This is an optimization exercise on Yosys and OpenROAD, whose aim is small area, not a production implementation. Where RTL was checked, it was by simulation tests only, not by an equivalence proof against the original. Some runs may be left out. An edit can pass the tests and still lose a function that they never use. The RTL of run 1 was laid out without a check of its function.

Figure 1. Clock network drawn from the DEF (run 1).
Scale bar: 100 um.
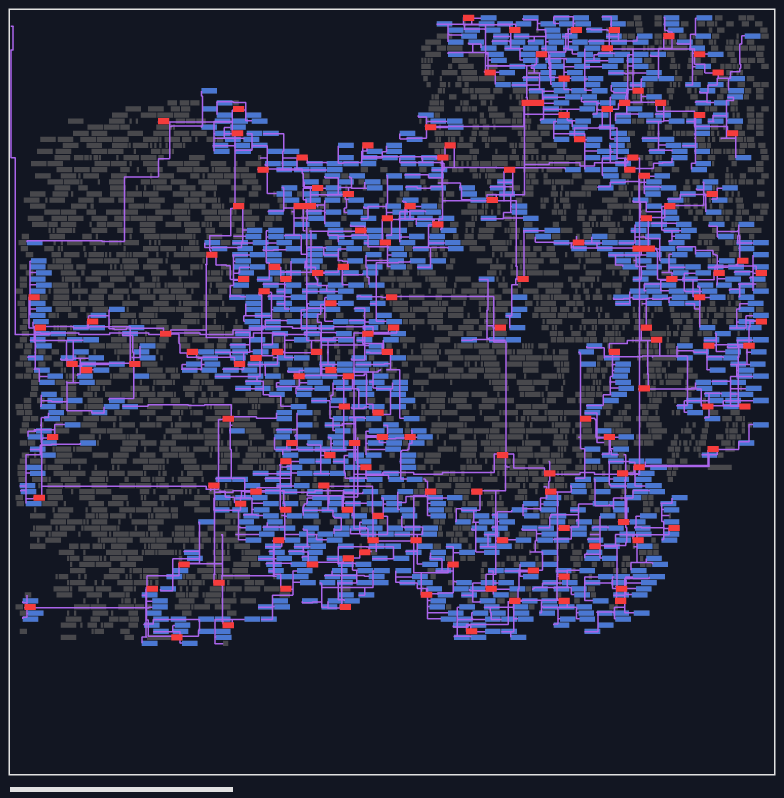
Figure 2. Routed metal, one color a layer (run 1).
Scale bar: 100 um.
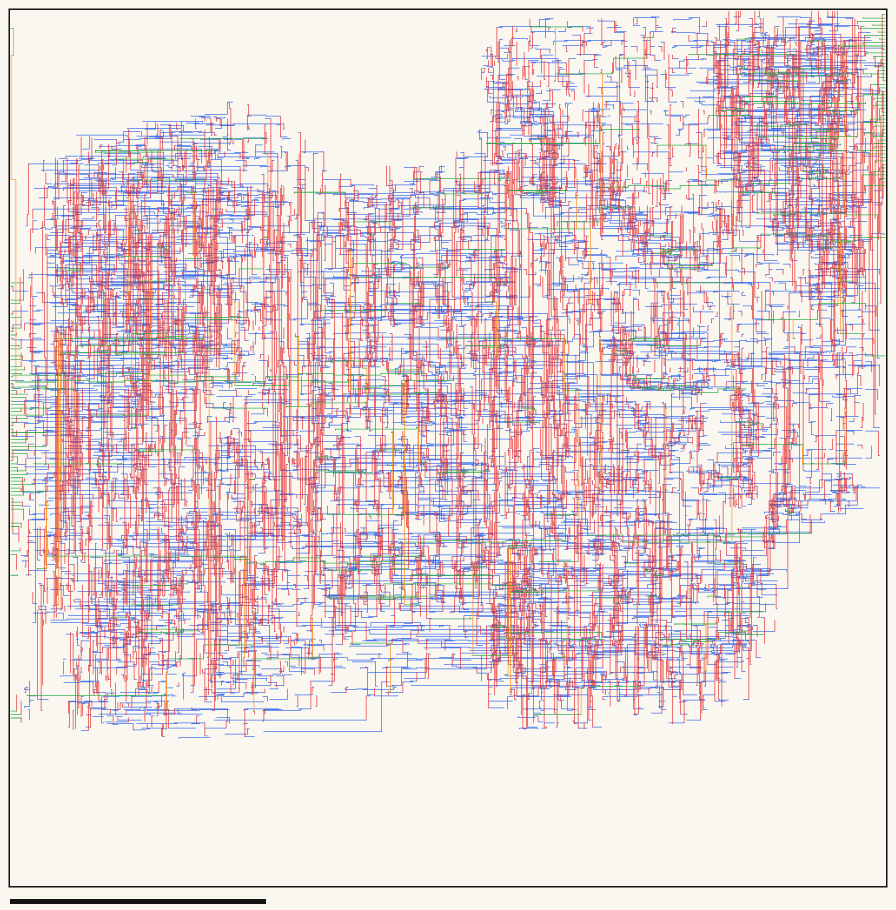
Figure 3. Placement by cell class (run 1).
Scale bar: 100 um.
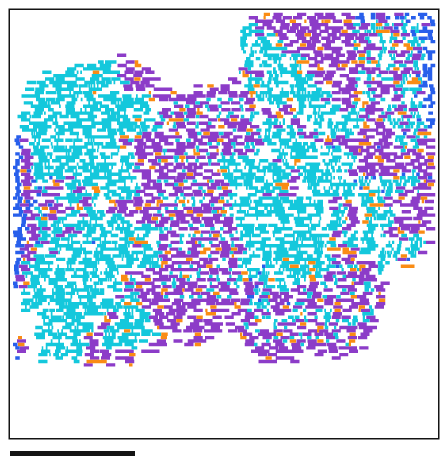
==> flow/design.v, too long to show whole: its modules and the start of the top module <==
// module jpeg_dctq: 178 lines
// module dct_row: 1220 lines
// module dct_col: 448 lines
// module quant0: 139 lines
// module quant1: 98 lines
// module quant2: 90 lines
// module quant3: 130 lines
// module fa: 6 lines
// module ha: 6 lines
module jpeg_dctq (clk, reset, pix_in, coef_out);
  // ...
==> flow/run.sh <==
#!/bin/bash
# synth_recipe.tcl (not shown) runs the flow's synth.tcl, then flattens the netlist and writes it again
# the make line also repeats each setting of config.mk as NAME=value (left out here)
make -C /OpenROAD-flow-scripts/flow DESIGN_CONFIG=/design/flow/config.mk WORK_HOME=/design/flow/orfs CLKGATE_MAP_FILE= SYNTH_SCRIPT=/design/flow/synth_recipe.tcl finish
==> flow/config.mk <==
export PLATFORM = sky130hd
export DESIGN_NAME = jpeg_dctq
export DESIGN_NICKNAME = jpeg_dctq
export VERILOG_FILES = /design/flow/design.v
export SDC_FILE = /design/flow/constraint.sdc
export NUM_CORES = 4
export LEC_CHECK = 0
export CAP_MARGIN = 20
export CORE_MARGIN = 2
export CORE_UTILIZATION = 40
export CTS_BUF_LIST = sky130_fd_sc_hd__clkbuf_8
export CTS_CLUSTER_SIZE = 24
export PLACE_DENSITY = 0.6
export SLEW_MARGIN = 20
export SYNTH_HIERARCHICAL = 1
export SYNTH_MINIMUM_KEEP_SIZE = 0
==> flow/constraint.sdc <==
create_clock -name core_clock -period 11.0 [get_ports {clk}]
set_input_delay 2.2000 -clock core_clock [delete_from_list [all_inputs] [get_ports {clk}]]
set_output_delay 2.2000 -clock core_clock [all_outputs]
set_load 0.01 [all_outputs]
==> flow_metrics.tcl, run 1 <==
set metrics [dict create \
    max_stage_delay_ps 590 \
    grt_max_degree 64 \
    cts_resized 0 \
    drc 0 \
    finalCriticalPeriod_ps 10280 \
    grt_use_met3_pct 2.96 \
    regArea_mm2 0.0205 \
    syn_inst 3414 \
    cpMaxStageDelayCell "fa_1" \
    hold_viol_final 0 \
    critPathTopFamily "adder cells" \
    largest_reg_flops 112 \
    dominant_cells "multi-input combinational cells" \
    nNetsFinal 4513 \
    clock_sinks 1022 \
    clock-root-buffer "clkbuf_8" \
    cts_tree "done" \
    outcome "finished clean" \
    maxCapViolations 0 \
    drt_iter0_drc 1863 \
    holdPathStages 0 \
    use_met1_pct 20.8 \
    postCtsSetupRepairBufs 0 \
    post_dp_cell_area_mm2 0.0479 \
    met3_length_mm 4.61 \
    multi_input_cells 1711 \
    path_depth 31 \
]
Back to the opening pictures, Figure 1:
[clock wires] purple | length: 11800 um
[flip-flops] blue | count: 1022
[clock-net drivers] red | count: 153
routed clock nets: 154
flops lie: all over the die
Fin Clk Skew: 43.2 ps
worst skew pair latency: 830 ps

Back to the opening pictures, Figure 2:
[M4] orange | wire length: 2390 um
[M1] blue | wire length: 40.4 mm
[M2] red | wire length: 48.5 mm
[M3] green | wire length: 4610 um
wire per inst: 18.6 um
Tot GR Track Use: 16.8%
DRT Wirelength: 95.9 mm
Via Count: 24900

Back to the opening pictures, Figure 3:
[registers] purple | cells: 1022 | share of their area: 42%
[remaining buffers and delay cells] blue | cells: 152 | share of their area: 3.0%
[clock drivers and dummy loads] orange | cells: 264 | share of their area: 6.5%
[remaining logic cells] cyan | cells: 2196 | share of their area: 49%
sequential share of cell area: 40.0%
row count: 124
post-layout util: 44.9%
Final Instance Area: 0.0511 mm2
core area: 0.114 mm2

Figure 4. Power grid (run 1).
Scale bar: 100 um. Pins as bars on the die edge. Tap cells in gray.
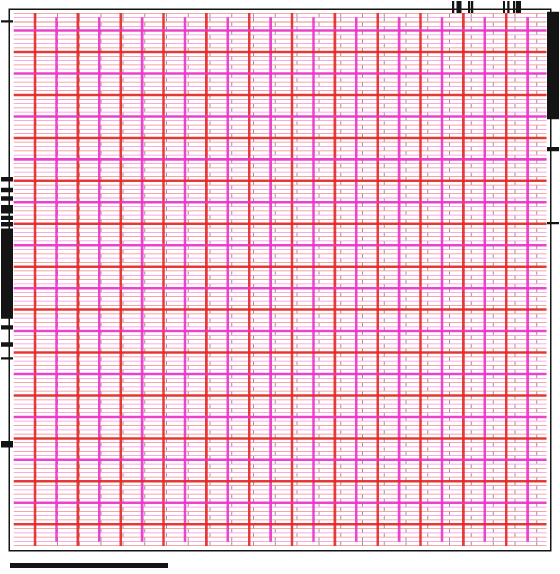

## Run 2: large edit since run 1, in outline
flow/design.v: 2315 -> 2268 lines; modules unchanged: 7
  dct_row: edited, 1220 -> 1184 lines
  dct_col: edited, 448 -> 437 lines
==> module dct_col as of run 2 <==
module dct_col (in, dc, out);
  input [63:0] in;
  input dc;
  output [39:0] out;
  wire c1s, c1c;
  ha c1u (in[56], in[0], c1s, c1c);
  wire c2s, c2c;
  fa c2u (in[57], in[1], c1c, c2s, c2c);
  wire c3s, c3c;
  fa c3u (in[58], in[2], c2c, c3s, c3c);
  wire c4s, c4c;
  fa c4u (in[59], in[3], c3c, c4s, c4c);
  wire c5s, c5c;
  fa c5u (in[60], in[4], c4c, c5s, c5c);
  wire c6s, c6c;
  fa c6u (in[61], in[5], c5c, c6s, c6c);
  wire c7s, c7c;
  fa c7u (in[62], in[6], c6c, c7s, c7c);
  wire c8s, c8c;
  fa c8u (in[63], in[7], ~c7c, c8s, c8c);
  wire c9s, c9c;
  ha c9u (in[48], in[8], c9s, c9c);
  wire c10s, c10c;
  fa c10u (in[49], in[9], c9c, c10s, c10c);
  wire c11s, c11c;
  fa c11u (in[50], in[10], c10c, c11s, c11c);
  wire c12s, c12c;
  fa c12u (in[51], in[11], c11c, c12s, c12c);
  wire c13s, c13c;
  fa c13u (in[52], in[12], c12c, c13s, c13c);
  wire c14s, c14c;
  fa c14u (in[53], in[13], c13c, c14s, c14c);
  wire c15s, c15c;
  fa c15u (in[54], in[14], c14c, c15s, c15c);
  wire c16s, c16c;
  fa c16u (in[55], in[15], ~c15c, c16s, c16c);
  wire c17s, c17c;
  ha c17u (in[40], in[16], c17s, c17c);
  wire c18s, c18c;
  fa c18u (in[41], in[17], c17c, c18s, c18c);
  wire c19s, c19c;
  fa c19u (in[42], in[18], c18c, c19s, c19c);
  wire c20s, c20c;
  fa c20u (in[43], in[19], c19c, c20s, c20c);
  wire c21s, c21c;
  fa c21u (in[44], in[20], c20c, c21s, c21c);
  wire c22s, c22c;
  fa c22u (in[45], in[21], c21c, c22s, c22c);
  wire c23s, c23c;
  fa c23u (in[46], in[22], c22c, c23s, c23c);
  wire c24s, c24c;
  fa c24u (in[47], in[23], ~c23c, c24s, c24c);
  wire c25s, c25c;
  ha c25u (in[32], in[24], c25s, c25c);
  wire c26s, c26c;
  fa c26u (in[33], in[25], c25c, c26s, c26c);
  wire c27s, c27c;
  fa c27u (in[34], in[26], c26c, c27s, c27c);
  wire c28s, c28c;
  fa c28u (in[35], in[27], c27c, c28s, c28c);
  wire c29s, c29c;
  fa c29u (in[36], in[28], c28c, c29s, c29c);
  wire c30s, c30c;
  fa c30u (in[37], in[29], c29c, c30s, c30c);
  wire c31s, c31c;
  fa c31u (in[38], in[30], c30c, c31s, c31c);
  wire c32s, c32c;
  fa c32u (in[39], in[31], ~c31c, c32s, c32c);
  wire c33 = in[56] ^ in[0];
  wire c34 = in[56] | ~in[0];
  wire c35s, c35c;
  fa c35u (in[57], ~in[1], c34, c35s, c35c);
  wire c36s, c36c;
  fa c36u (in[58], ~in[2], c35c, c36s, c36c);
  wire c37s, c37c;
  fa c37u (in[59], ~in[3], c36c, c37s, c37c);
  wire c38s, c38c;
  fa c38u (in[60], ~in[4], c37c, c38s, c38c);
  wire c39s, c39c;
  fa c39u (in[61], ~in[5], c38c, c39s, c39c);
  wire c40s, c40c;
  fa c40u (in[62], ~in[6], c39c, c40s, c40c);
  wire c41s, c41c;
  fa c41u (~in[63], in[7], c40c, c41s, c41c);
  wire c42 = in[48] ^ in[8];
  wire c43 = in[48] | ~in[8];
  wire c44s, c44c;
  fa c44u (in[49], ~in[9], c43, c44s, c44c);
  wire c45s, c45c;
  fa c45u (in[50], ~in[10], c44c, c45s, c45c);
  wire c46s, c46c;
  fa c46u (in[51], ~in[11], c45c, c46s, c46c);
  wire c47s, c47c;
  fa c47u (in[52], ~in[12], c46c, c47s, c47c);
  wire c48s, c48c;
  fa c48u (in[53], ~in[13], c47c, c48s, c48c);
  wire c49s, c49c;
  fa c49u (in[54], ~in[14], c48c, c49s, c49c);
  wire c50s, c50c;
  fa c50u (~in[55], in[15], c49c, c50s, c50c);
  wire c51 = in[40] ^ in[16];
  wire c52 = in[40] | ~in[16];
  wire c53s, c53c;
  fa c53u (in[41], ~in[17], c52, c53s, c53c);
  wire c54s, c54c;
  fa c54u (in[42], ~in[18], c53c, c54s, c54c);
  wire c55s, c55c;
  fa c55u (in[43], ~in[19], c54c, c55s, c55c);
  wire c56s, c56c;
  fa c56u (in[44], ~in[20], c55c, c56s, c56c);
  wire c57s, c57c;
  fa c57u (in[45], ~in[21], c56c, c57s, c57c);
  wire c58s, c58c;
  fa c58u (in[46], ~in[22], c57c, c58s, c58c);
  wire c59s, c59c;
  fa c59u (~in[47], in[23], c58c, c59s, c59c);
  wire c60 = in[32] ^ in[24];
  wire c61 = in[32] | ~in[24];
  wire c62s, c62c;
  fa c62u (in[33], ~in[25], c61, c62s, c62c);
  wire c63s, c63c;
  fa c63u (in[34], ~in[26], c62c, c63s, c63c);
  wire c64s, c64c;
  fa c64u (in[35], ~in[27], c63c, c64s, c64c);
  wire c65s, c65c;
  fa c65u (in[36], ~in[28], c64c, c65s, c65c);
  wire c66s, c66c;
  fa c66u (in[37], ~in[29], c65c, c66s, c66c);
  wire c67s, c67c;
  fa c67u (in[38], ~in[30], c66c, c67s, c67c);
  wire c68s, c68c;
  fa c68u (~in[39], in[31], c67c, c68s, c68c);
  wire c69s, c69c;
  ha c69u (c1s, c25s, c69s, c69c);
  wire c70s, c70c;
  fa c70u (c69c, c2s, c26s, c70s, c70c);
  wire c71s, c71c;
  fa c71u (c3s, c27s, c70c, c71s, c71c);
  wire c72s, c72c;
  fa c72u (c4s, c28s, c71c, c72s, c72c);
  wire c73s, c73c;
  fa c73u (c5s, c29s, c72c, c73s, c73c);
  wire c74s, c74c;
  fa c74u (c6s, c30s, c73c, c74s, c74c);
  wire c75s, c75c;
  fa c75u (c7s, c31s, c74c, c75s, c75c);
  wire c76s, c76c;
  fa c76u (c8s, c32s, ~c75c, c76s, c76c);
  wire c77s, c77c;
  fa c77u (c8c, c32c, c76c, c77s, c77c);
  wire c78s, c78c;
  ha c78u (c9s, c17s, c78s, c78c);
  wire c79s, c79c;
  fa c79u (c78c, c10s, c18s, c79s, c79c);
  wire c80s, c80c;
  fa c80u (c11s, c19s, c79c, c80s, c80c);
  wire c81s, c81c;
  fa c81u (c12s, c20s, c80c, c81s, c81c);
  wire c82s, c82c;
  fa c82u (c13s, c21s, c81c, c82s, c82c);
  wire c83s, c83c;
  fa c83u (c14s, c22s, c82c, c83s, c83c);
  wire c84s, c84c;
  fa c84u (c15s, c23s, c83c, c84s, c84c);
  wire c85s, c85c;
  fa c85u (c16s, c24s, ~c84c, c85s, c85c);
  wire c86s, c86c;
  fa c86u (c16c, c24c, c85c, c86s, c86c);
  wire c87 = c1s ^ c25s;
  wire c88 = c1s | ~c25s;
  wire c89s, c89c;
  fa c89u (c88, c2s, ~c26s, c89s, c89c);
  wire c90s, c90c;
  fa c90u (c3s, ~c27s, c89c, c90s, c90c);
  wire c91s, c91c;
  fa c91u (c4s, ~c28s, c90c, c91s, c91c);
  wire c92s, c92c;
  fa c92u (c5s, ~c29s, c91c, c92s, c92c);
  wire c93s, c93c;
  fa c93u (c6s, ~c30s, c92c, c93s, c93c);
  wire c94s, c94c;
  fa c94u (c7s, ~c31s, c93c, c94s, c94c);
  wire c95s, c95c;
  fa c95u (~c8s, c32s, c94c, c95s, c95c);
  wire c96s, c96c;
  fa c96u (~c8c, c32c, c95c, c96s, c96c);
  wire c97 = c9s ^ c17s;
  wire c98 = c9s | ~c17s;
  wire c99s, c99c;
  fa c99u (c98, c10s, ~c18s, c99s, c99c);
  wire c100s, c100c;
  fa c100u (c11s, ~c19s, c99c, c100s, c100c);
  wire c101s, c101c;
  fa c101u (c12s, ~c20s, c100c, c101s, c101c);
  wire c102s, c102c;
  fa c102u (c13s, ~c21s, c101c, c102s, c102c);
  wire c103s, c103c;
  fa c103u (c14s, ~c22s, c102c, c103s, c103c);
  wire c104s, c104c;
  fa c104u (c15s, ~c23s, c103c, c104s, c104c);
  wire c105s, c105c;
  fa c105u (~c16s, c24s, c104c, c105s, c105c);
  wire c106s, c106c;
  fa c106u (~c16c, c24c, c105c, c106s, c106c);
  wire c107s, c107c;
  ha c107u (c69s, c78s, c107s, c107c);
  wire c108s, c108c;
  fa c108u (c107c, c70s, c79s, c108s, c108c);
  wire c109s, c109c;
  fa c109u (c71s, c80s, c108c, c109s, c109c);
  wire c110s, c110c;
  fa c110u (c72s, c81s, c109c, c110s, c110c);
  wire c111s, c111c;
  fa c111u (c73s, c82s, c110c, c111s, c111c);
  wire c112s, c112c;
  fa c112u (c74s, c83s, c111c, c112s, c112c);
  wire c113s, c113c;
  fa c113u (c75s, c84s, c112c, c113s, c113c);
  wire c114s, c114c;
  fa c114u (c76s, c85s, ~c113c, c114s, c114c);
  wire c115s, c115c;
  fa c115u (c77s, c86s, c114c, c115s, c115c);
  wire c116s, c116c;
  fa c116u (c77c, c86c, c115c, c116s, c116c);
  wire c117 = dc & c116c;
  wire c118s, c118c;
  ha c118u (c107s, c108s, c118s, c118c);
  wire c119s, c119c;
  fa c119u (c108s, c118c, c109s, c119s, c119c);
  wire c120s, c120c;
  fa c120u (c109s, c110s, c119c, c120s, c120c);
  wire c121s, c121c;
  fa c121u (c110s, c111s, c120c, c121s, c121c);
  wire c122s, c122c;
  fa c122u (c111s, c112s, c121c, c122s, c122c);
  wire c123s, c123c;
  fa c123u (c112s, c113s, c122c, c123s, c123c);
  wire c124s, c124c;
  fa c124u (c113s, ~c114s, c123c, c124s, c124c);
  wire c125s, c125c;
  fa c125u (c114s, c115s, ~c124c, c125s, c125c);
  wire c126s, c126c;
  fa c126u (c115s, c116s, c125c, c126s, c126c);
  wire c127s, c127c;
  ha c127u (c116c, c116s, c127s, c127c);
  wire c128 = c127s ^ c126c;
  wire c129 = c127s | c126c;
  wire c130s, c130c;
  fa c130u (c116c, c127c, c129, c130s, c130c);
  wire c131 = c107s ^ c118s;
  wire c132 = c107s | c118s;
  wire c133 = c132 ^ c119s;
  wire c134 = c132 | c119s;
  wire c135 = c134 ^ c120s;
  wire c136 = c134 | c120s;
  wire c137s, c137c;
  fa c137u (~c107s, c136, c121s, c137s, c137c);
  wire c138s, c138c;
  fa c138u (~c118s, c122s, c137c, c138s, c138c);
  wire c139s, c139c;
  fa c139u (~c119s, c123s, c138c, c139s, c139c);
  wire c140s, c140c;
  fa c140u (~c120s, c124s, c139c, c140s, c140c);
  wire c141s, c141c;
  fa c141u (c121s, c125s, ~c140c, c141s, c141c);
  wire c142s, c142c;
  fa c142u (c122s, c126s, c141c, c142s, c142c);
  wire c143s, c143c;
  fa c143u (c123s, ~c128, c142c, c143s, c143c);
  wire c144s, c144c;
  fa c144u (c124s, c130s, c143c, c144s, c144c);
  wire c145 = c125s ^ c130c;
  wire c146 = ~c125s | c130c;
  wire c147s, c147c;
  ha c147u (c145, c144c, c147s, c147c);
  wire c148 = c126s ^ c146;
  wire c149 = ~c126s | c146;
  wire c150s, c150c;
  ha c150u (c148, c147c, c150s, c150c);
  wire c151 = c128 ^ c149;
  wire c152 = c128 | c149;
  wire c153 = c151 ^ c150c;
  wire c154 = ~c151 & c150c;
  wire c155 = c117 ^ c130s;
  wire c156 = c117 | ~c130s;
  wire c157s, c157c;
  fa c157u (c155, c152, c154, c157s, c157c);
  wire c158 = c130c ^ c156;
  wire c159 = c158 ^ c157c;
  wire c160s, c160c;
  ha c160u (c42, c51, c160s, c160c);
  wire c161s, c161c;
  fa c161u (c33, c160c, c44s, c161s, c161c);
  wire c162s, c162c;
  ha c162u (c53s, c161s, c162s, c162c);
  wire c163s, c163c;
  fa c163u (c35s, c45s, c54s, c163s, c163c);
  wire c164s, c164c;
  fa c164u (c161c, c162c, c163s, c164s, c164c);
  wire c165s, c165c;
  fa c165u (c36s, c46s, c55s, c165s, c165c);
  wire c166s, c166c;
  fa c166u (c163c, c164c, c165s, c166s, c166c);
  wire c167s, c167c;
  fa c167u (c37s, c47s, c56s, c167s, c167c);
  wire c168s, c168c;
  fa c168u (c165c, c166c, c167s, c168s, c168c);
  wire c169s, c169c;
  fa c169u (c38s, c48s, c57s, c169s, c169c);
  wire c170s, c170c;
  fa c170u (c167c, c168c, c169s, c170s, c170c);
  wire c171s, c171c;
  fa c171u (c39s, c49s, c58s, c171s, c171c);
  wire c172s, c172c;
  fa c172u (c169c, c170c, c171s, c172s, c172c);
  wire c173s, c173c;
  fa c173u (c40s, c50s, c59s, c173s, c173c);
  wire c174s, c174c;
  fa c174u (c171c, c172c, c173s, c174s, c174c);
  wire c175s, c175c;
  fa c175u (c50c, c59c, c41s, c175s, c175c);
  wire c176s, c176c;
  fa c176u (c173c, c175s, c174c, c176s, c176c);
  wire c177 = c41c ^ c175c;
  wire c178 = c177 ^ c176c;
  wire c179 = c33 ^ c60;
  wire c180 = c33 | ~c60;
  wire c181 = c51 ^ c180;
  wire c182 = ~c51 | c180;
  wire c183s, c183c;
  fa c183u (c35s, ~c62s, c181, c183s, c183c);
  wire c184s, c184c;
  fa c184u (~c53s, c182, c36s, c184s, c184c);
  wire c185s, c185c;
  fa c185u (~c63s, c183c, c184s, c185s, c185c);
  wire c186s, c186c;
  fa c186u (c54s, ~c37s, c64s, c186s, c186c);
  wire c187s, c187c;
  fa c187u (c184c, c185c, ~c186s, c187s, c187c);
  wire c188s, c188c;
  fa c188u (c55s, c65s, c186c, c188s, c188c);
  wire c189s, c189c;
  fa c189u (c38s, c187c, ~c188s, c189s, c189c);
  wire c190s, c190c;
  fa c190u (c56s, c66s, c188c, c190s, c190c);
  wire c191s, c191c;
  fa c191u (c39s, c189c, ~c190s, c191s, c191c);
  wire c192s, c192c;
  fa c192u (c57s, c67s, c190c, c192s, c192c);
  wire c193s, c193c;
  fa c193u (c40s, c191c, ~c192s, c193s, c193c);
  wire c194s, c194c;
  fa c194u (c58s, c68s, c192c, c194s, c194c);
  wire c195s, c195c;
  fa c195u (c41s, c193c, ~c194s, c195s, c195c);
  wire c196s, c196c;
  fa c196u (~c41c, c68c, c59s, c196s, c196c);
  wire c197s, c197c;
  fa c197u (c194c, c196s, ~c195c, c197s, c197c);
  wire c198 = c59c ^ c196c;
  wire c199 = c198 ^ c197c;
  wire c200 = c87 ^ c97;
  wire c201 = ~c87 | c97;
  wire c202s, c202c;
  fa c202u (c97, c201, c99s, c202s, c202c);
  wire c203 = c89s ^ c202s;
  wire c204 = ~c89s & c202s;
  wire c205s, c205c;
  fa c205u (c99s, c100s, c202c, c205s, c205c);
  wire c206s, c206c;
  fa c206u (~c90s, c204, c205s, c206s, c206c);
  wire c207s, c207c;
  fa c207u (c87, c100s, c101s, c207s, c207c);
  wire c208s, c208c;
  fa c208u (c205c, c206c, c207s, c208s, c208c);
  wire c209 = c91s ^ c208s;
  wire c210 = ~c91s & c208s;
  wire c211s, c211c;
  fa c211u (c89s, c101s, c102s, c211s, c211c);
  wire c212s, c212c;
  fa c212u (c207c, c208c, c211s, c212s, c212c);
  wire c213s, c213c;
  fa c213u (~c92s, c210, c212s, c213s, c213c);
  wire c214s, c214c;
  fa c214u (c90s, c102s, c103s, c214s, c214c);
  wire c215s, c215c;
  fa c215u (c211c, c212c, c214s, c215s, c215c);
  wire c216s, c216c;
  fa c216u (~c93s, c213c, c215s, c216s, c216c);
  wire c217s, c217c;
  fa c217u (c91s, c103s, c104s, c217s, c217c);
  wire c218s, c218c;
  fa c218u (c214c, c215c, c217s, c218s, c218c);
  wire c219s, c219c;
  fa c219u (~c94s, c218s, c216c, c219s, c219c);
  wire c220s, c220c;
  fa c220u (c92s, c104s, c105s, c220s, c220c);
  wire c221s, c221c;
  fa c221u (c217c, c218c, c220s, c221s, c221c);
  wire c222s, c222c;
  fa c222u (~c95s, c221s, c219c, c222s, c222c);
  wire c223s, c223c;
  fa c223u (c93s, c105s, c106s, c223s, c223c);
  wire c224s, c224c;
  fa c224u (c220c, c221c, c223s, c224s, c224c);
  wire c225s, c225c;
  fa c225u (~c96s, c224s, c222c, c225s, c225c);
  wire c226s, c226c;
  fa c226u (c94s, c106c, c106s, c226s, c226c);
  wire c227s, c227c;
  fa c227u (~c96c, c223c, c226s, c227s, c227c);
  wire c228s, c228c;
  fa c228u (c224c, c227s, c225c, c228s, c228c);
  wire c229s, c229c;
  fa c229u (c95s, c106c, c226c, c229s, c229c);
  wire c230s, c230c;
  fa c230u (c229s, c227c, c228c, c230s, c230c);
  wire c231 = c96s ^ c229c;
  wire c232 = c96s | c229c;
  wire c233 = c231 ^ c230c;
  wire c234 = ~c231 & c230c;
  wire c235s, c235c;
  fa c235u (c96c, c232, c234, c235s, c235c);
  wire [16:0] m = {~c159, c157s, ~c153, c150s, c147s, c144s, c143s, c142s, c141s, ~c140s, ~c139s, ~c138s, ~c137s, c135, c133, c131, c107s};
  wire [9:0] v1 = {c178, c176s, c174s, c172s, c170s, c168s, c166s, c164s, c162s, c160s};
  wire [9:0] v3 = {~c199, ~c197s, c195s, c193s, c191s, c189s, c187s, c185s, c183s, c179};
  wire [16:0] t = {~c235c, c235s, ~c233, c230s, c228s, c225s, c222s, c219s, c216s, c213s, ~c209, c206s, ~c203, c200, 1'b0, 1'b0, 1'b0};
  wire [9:0] b3 = {~c96c, c96s, c95s, c94s, c93s, c92s, c91s, c90s, c89s, c87};
  wire [9:0] b4 = {~c106c, c106s, c105s, c104s, c103s, c102s, c101s, c100s, c99s, c97};
  wire [9:0] v0 = dc ? m[16:7] : m[14:5];
  wire f1 = ~b3[9] & (|b3[8:0]);
  wire f2 = b4[9];
  wire [1:0] hs = t[16:15] + {1'b0, f1} + {f2, f2};
  wire inc2 = hs[1] ? (t[4:3] == 2'b11) : t[4];
  wire [9:0] v2 = t[14:5] + {9'd0, inc2};
  assign out = {v0, v1, v2, v3};
endmodule
--- a/flow/config.mk
+++ b/flow/config.mk
@@ -9,6 +9,7 @@
 export CORE_MARGIN = 2
 export CORE_UTILIZATION = 40
-export CTS_BUF_LIST = sky130_fd_sc_hd__clkbuf_8
-export CTS_CLUSTER_SIZE = 24
+export CTS_BUF_LIST = sky130_fd_sc_hd__clkbuf_16
+export CTS_CLUSTER_DIAMETER = 120
+export CTS_CLUSTER_SIZE = 32
 export PLACE_DENSITY = 0.6
 export SLEW_MARGIN = 20
Figure 5. Power grid (run 2).
Scale bar: 100 um. Pins as bars on the die edge. Tap cells in gray.
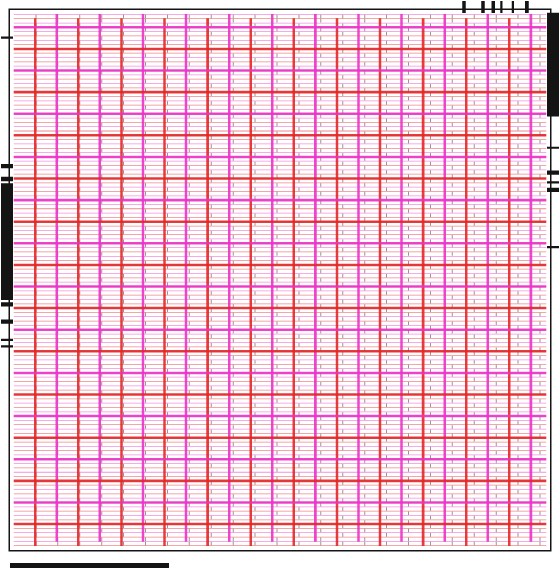
[VDD] magenta
[VSS] red
tap cells: 1500
signal pins: 130
met5 straps: 24
rows: 123
met4 straps: 24
Die X-Extent: 340 um

Figure 6. Routed metal, one color a layer (run 2).
Scale bar: 100 um.
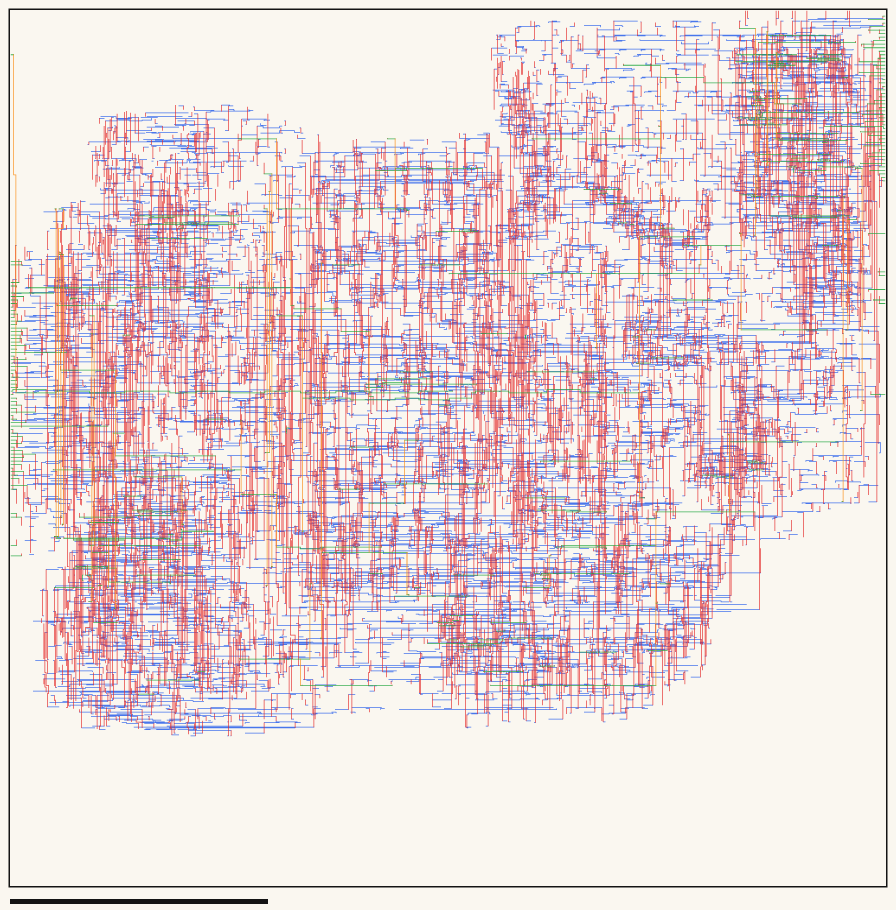
[M3] green | wire length: 3790 um
[M2] red | wire length: 46.6 mm
[M4] orange | wire length: 2630 um
[M1] blue | wire length: 38.8 mm
Tot GR Track Use: 16.3%
Via Count: 23600

==> flow_metrics.tcl, run 2 <==
set metrics [dict create \
    outcome "finished clean" \
    path_depth 30 \
    max_stage_delay_ps 620 \
    cpMaxStageDelayCell "fa_1" \
    drt_iter0_drc 1944 \
    coreArea_mm2 0.112 \
    multi_input_cells 1689 \
    clk_latency_ps 630 \
    row_count 123 \
    routedWlPerCell_um 18.8 \
    post_dp_cell_area_mm2 0.0474 \
    cts_tree "done" \
    use_met1_pct 20.8 \
    regArea_mm2 0.0205 \
    fin_area_mm2 0.0486 \
    ant_nets 0 \
    postCtsSetupRepairBufs 0 \
    grt_max_degree 65 \
    syn_inst 3381 \
    hold_viol_final 0 \
    drc 0 \
    yosysWarningCount 7 \
    largest_reg_flops 112 \
    nNetsFinal 4341 \
    use_met2_pct 29.0 \
    grt_use_met3_pct 1.89 \
    wirelength_mm 91.8 \
    clock_skew_ps 34.6 \
    critPathTopFamily "adder cells" \
    cts_resized 0 \
]
Figure 7. Clock tree after CTS (run 2).
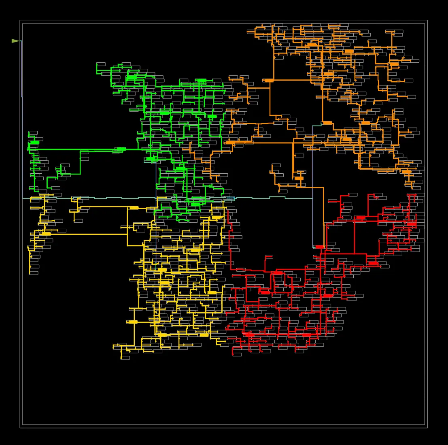
TritonCTS Buffers: 40
CTS root buffer: clkbuf_16
htree depth: 2
Sink Count: 1022
sequential cells: 1022

Figure 8. Cell placement (run 2).
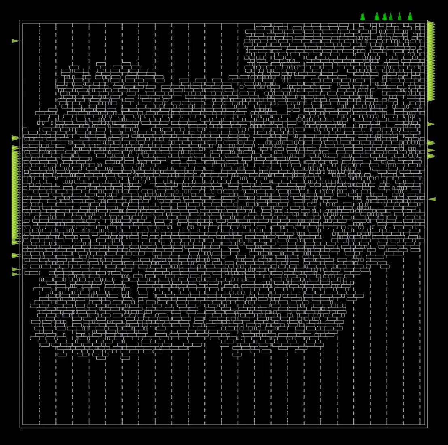

==> run 3, diff against run 2 <==
--- a/flow/config.mk
+++ b/flow/config.mk
@@ -7,11 +7,11 @@
 export LEC_CHECK = 0
 export CAP_MARGIN = 20
 export CORE_MARGIN = 2
-export CORE_UTILIZATION = 40
+export CORE_UTILIZATION = 60
 export CTS_BUF_LIST = sky130_fd_sc_hd__clkbuf_16
 export CTS_CLUSTER_DIAMETER = 120
 export CTS_CLUSTER_SIZE = 32
-export PLACE_DENSITY = 0.6
+export PLACE_DENSITY = 0.75
 export SLEW_MARGIN = 20
 export SYNTH_HIERARCHICAL = 1
 export SYNTH_MINIMUM_KEEP_SIZE = 0
Figure 9. Cell placement (run 3).
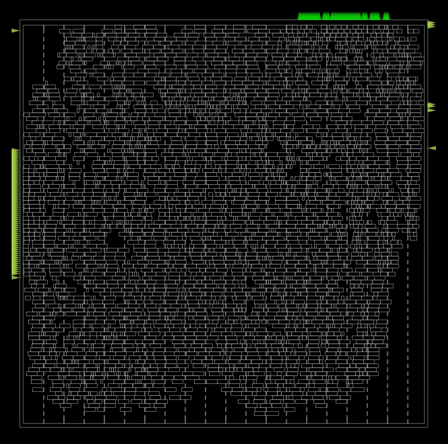
post-layout util: 64.1%
fill cell count: 5497
sequential share of cell area: 42.9%
core area: 0.0744 mm2

Figure 10. Placement by cell class (run 3).
Scale bar: 100 um.
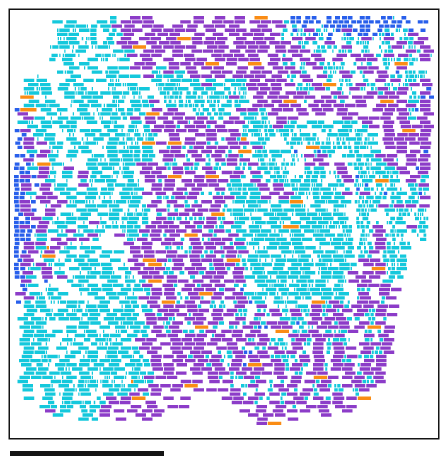
[registers] purple | cells: 1022 | share of their area: 44%
[remaining logic cells] cyan | cells: 2161 | share of their area: 51%
[remaining buffers and delay cells] blue | cells: 148 | share of their area: 3.1%
[clock drivers and dummy loads] orange | cells: 46 | share of their area: 2.4%
row count: 100
Final Instance Area: 0.0477 mm2

==> flow_metrics.tcl, run 3 <==
set metrics [dict create \
    wirelength_mm 93.8 \
    clock-root-buffer "clkbuf_16" \
    dominant_cells "multi-input combinational cells" \
    clk_latency_ps 620 \
    drc 0 \
    holdPathStages 0 \
    cpMaxStageDelayCell "fa_1" \
    finalCriticalPeriod_ps 10280 \
    path_depth 31 \
    cts_tree "done" \
    use_met1_pct 31.7 \
    cts_resized 0 \
    nNetsFinal 4331 \
    post_dp_cell_area_mm2 0.0466 \
    syn_inst 3381 \
    htreeDepth 2 \
    use_met2_pct 45.7 \
    die_w_um 278 \
    hold_viol_final 0 \
    vias 24500 \
    yosysWarningCount 7 \
    grt_use_met3_pct 2.35 \
    grt_max_degree 64 \
    maxCapViolations 0 \
    outcome "finished clean" \
    nFlopsAndLatches 1022 \
    met3_length_mm 4.14 \
    postCtsSetupRepairBufs 0 \
    routedWlPerCell_um 21.6 \
    regArea_mm2 0.0205 \
    grtUsageTotal_pct 25.1 \
    clock_sinks 1022 \
    ant_nets 0 \
    clock_skew_ps 35.5 \
]
Figure 11. Clock tree after CTS (run 3).
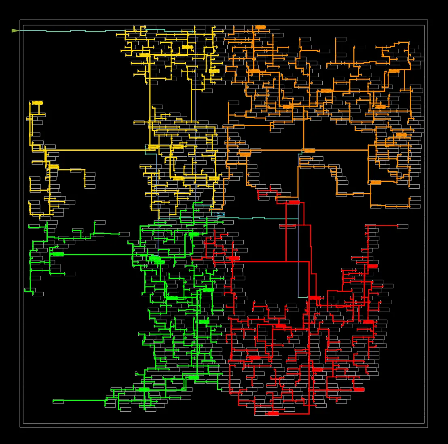
TritonCTS Buffers: 39

Figure 12. Power grid (run 3).
Scale bar: 100 um. Pins as bars on the die edge. Tap cells in gray.
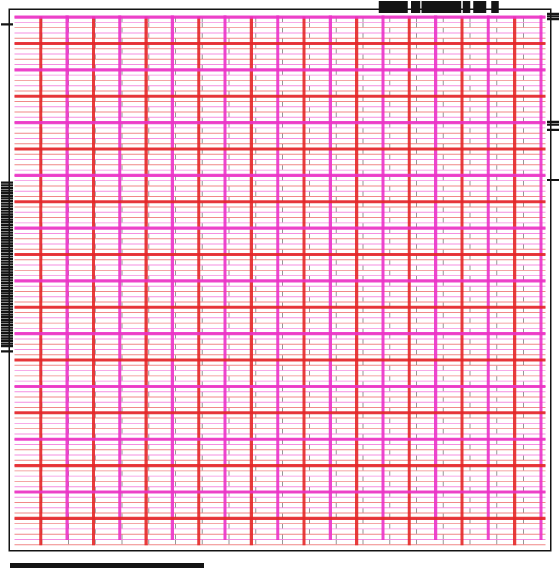

--- run 4: outline of the changes from run 3 ---
flow/design.v: 2268 -> 2296 lines; modules unchanged: 7
  jpeg_dctq: edited, 178 -> 176 lines
  dct_row: edited, 1184 -> 1214 lines
Figure 13. Power grid (run 4).
Scale bar: 100 um. Pins as bars on the die edge. Tap cells in gray.
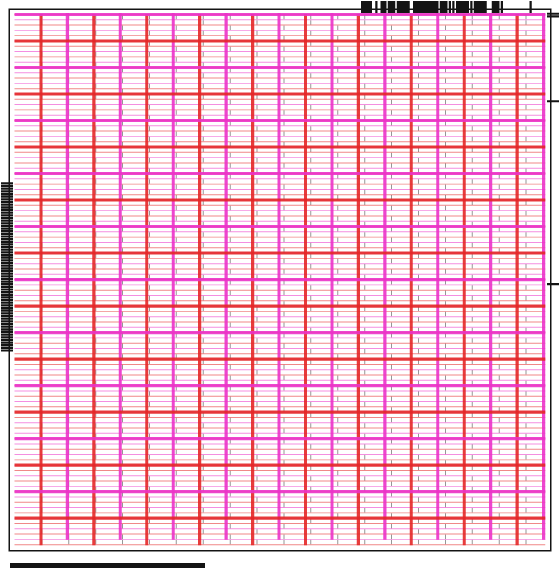
[VSS] red
[VDD] magenta
met4 straps: 20
met1 rails: 101
Die Ht: 277 um
Die X-Extent: 277 um

Figure 14. Clock network drawn from the DEF (run 4).
Scale bar: 100 um.
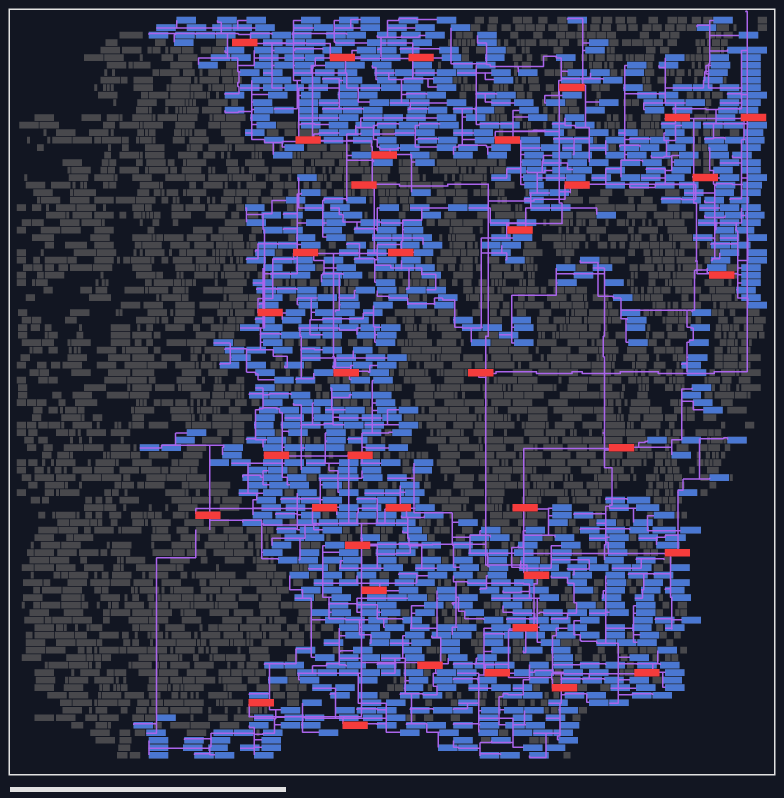
[clock wires] purple | length: 8240 um
[flip-flops] blue | count: 986
[clock-net drivers] red | count: 37
routed clock nets: 38
Fin Clk Skew: 22.6 ps
worst skew pair latency: 600 ps

==> flow_metrics.tcl, run 4 <==
set metrics [dict create \
    largest_reg_flops 112 \
    critPathTopFamily "adder cells" \
    cpMaxStageDelayCell "fa_2" \
    finalCriticalPeriod_ps 10780 \
    maxCapViolations 0 \
    coreArea_mm2 0.0741 \
    holdPathStages 0 \
    hold_viol_final 0 \
    nNetsFinal 4432 \
    outcome "finished clean" \
    post_dp_cell_area_mm2 0.0471 \
    use_met2_pct 46.0 \
    seq_share_pct 41.0 \
    postCtsSetupRepairBufs 0 \
    grt_use_met3_pct 2.26 \
    utilization_pct 65.1 \
    fin_area_mm2 0.0482 \
    cp_num_buf_inv 3 \
    htreeDepth 2 \
    cp_common_cell "fa_1" \
    numCtsBuffers 37 \
    regArea_mm2 0.0198 \
    row_count 100 \
    clock-root-buffer "clkbuf_16" \
    nFlopsAndLatches 986 \
    grt_antenna_before_repair 2 \
    grt_max_degree 52 \
    cts_resized 0 \
    max_stage_delay_ps 560 \
    drc 0 \
    use_met1_pct 31.4 \
    dominant_cells "multi-input combinational cells" \
    nFillCells 5487 \
    via_per_inst 5.53 \
    cp_max_fo 2 \
    cts_tree "done" \
    multi_input_cells 1668 \
    yosysWarningCount 7 \
    relSlewSlack_pct 37.2 \
    ant_nets 0 \
]
Figure 15. Routed metal, one color a layer (run 4).
Scale bar: 100 um.
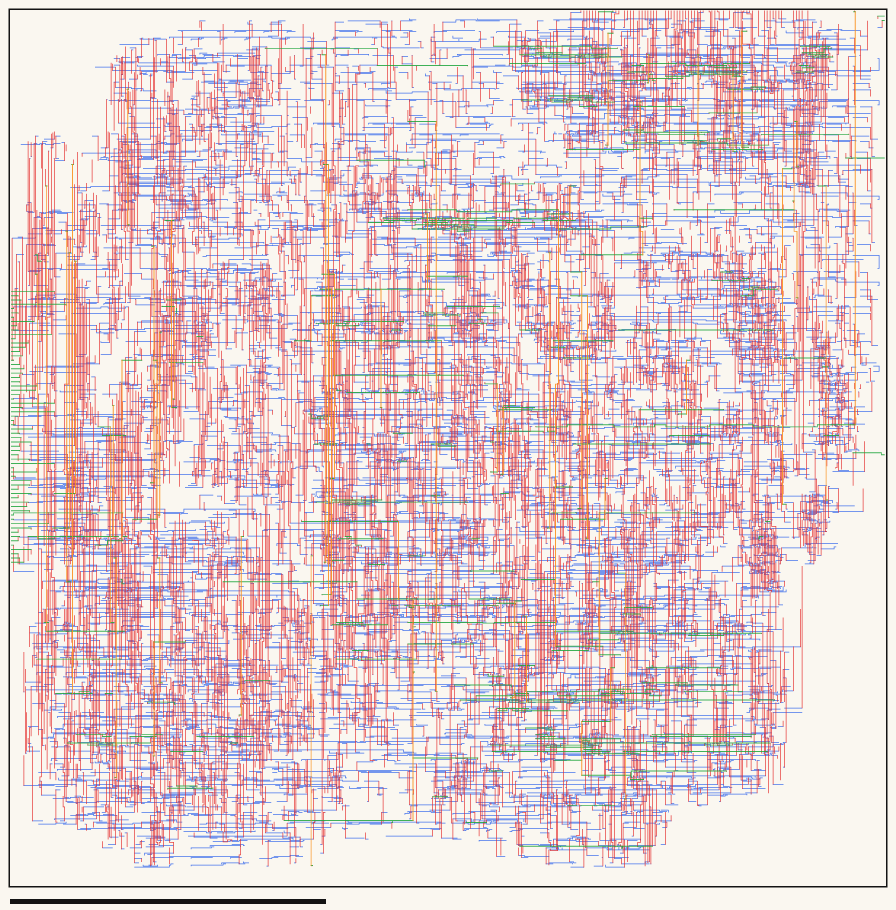
[M3] green | wire length: 3920 um
[M1] blue | wire length: 37.2 mm
[M2] red | wire length: 49.2 mm
[M4] orange | wire length: 3510 um
Via Count: 24600
wire per inst: 21.1 um
DRT Wirelength: 93.8 mm
Tot GR Track Use: 25.2%

[port drivers added, routing unchanged]
The results above use ideal ports. As a check the final layouts listed here were re-extracted and re-timed, cells and wires unchanged. Step 1, drivers: a clkbuf_16 drives clk and a buf_2 each remaining input, both assumed. Step 2 adds t to the input delays and takes it off the output delays; t is the mean of the earliest and latest rising clock arrival at the registers after step 1. Input paths then give back, and output paths get back, about the clock's delay inside the block. Three values: ideal ports, drivers, drivers and shift; two values: the first two.
run	shift t [ns]	slack for setup (ns)	slew at the worst register clock pin (ns)	cell pins on the clock port's net
run 1	0.873	0.715 / 0.715 / 0.715	0.09 / 0.09	1
run 2	0.686	0.797 / 0.797 / 0.797	0.12 / 0.12	1
run 3	0.656	0.724 / 0.724 / 0.724	0.12 / 0.12	1
run 4	0.649	0.224 / 0.265 / -0.383	0.12 / 0.12	1
With both steps, setup timing fails in run 4, where it was met with ideal ports. For run 4, which loses most, drivers alone change the setup slack by +0.041 ns; drivers and shift together by -0.607 ns.
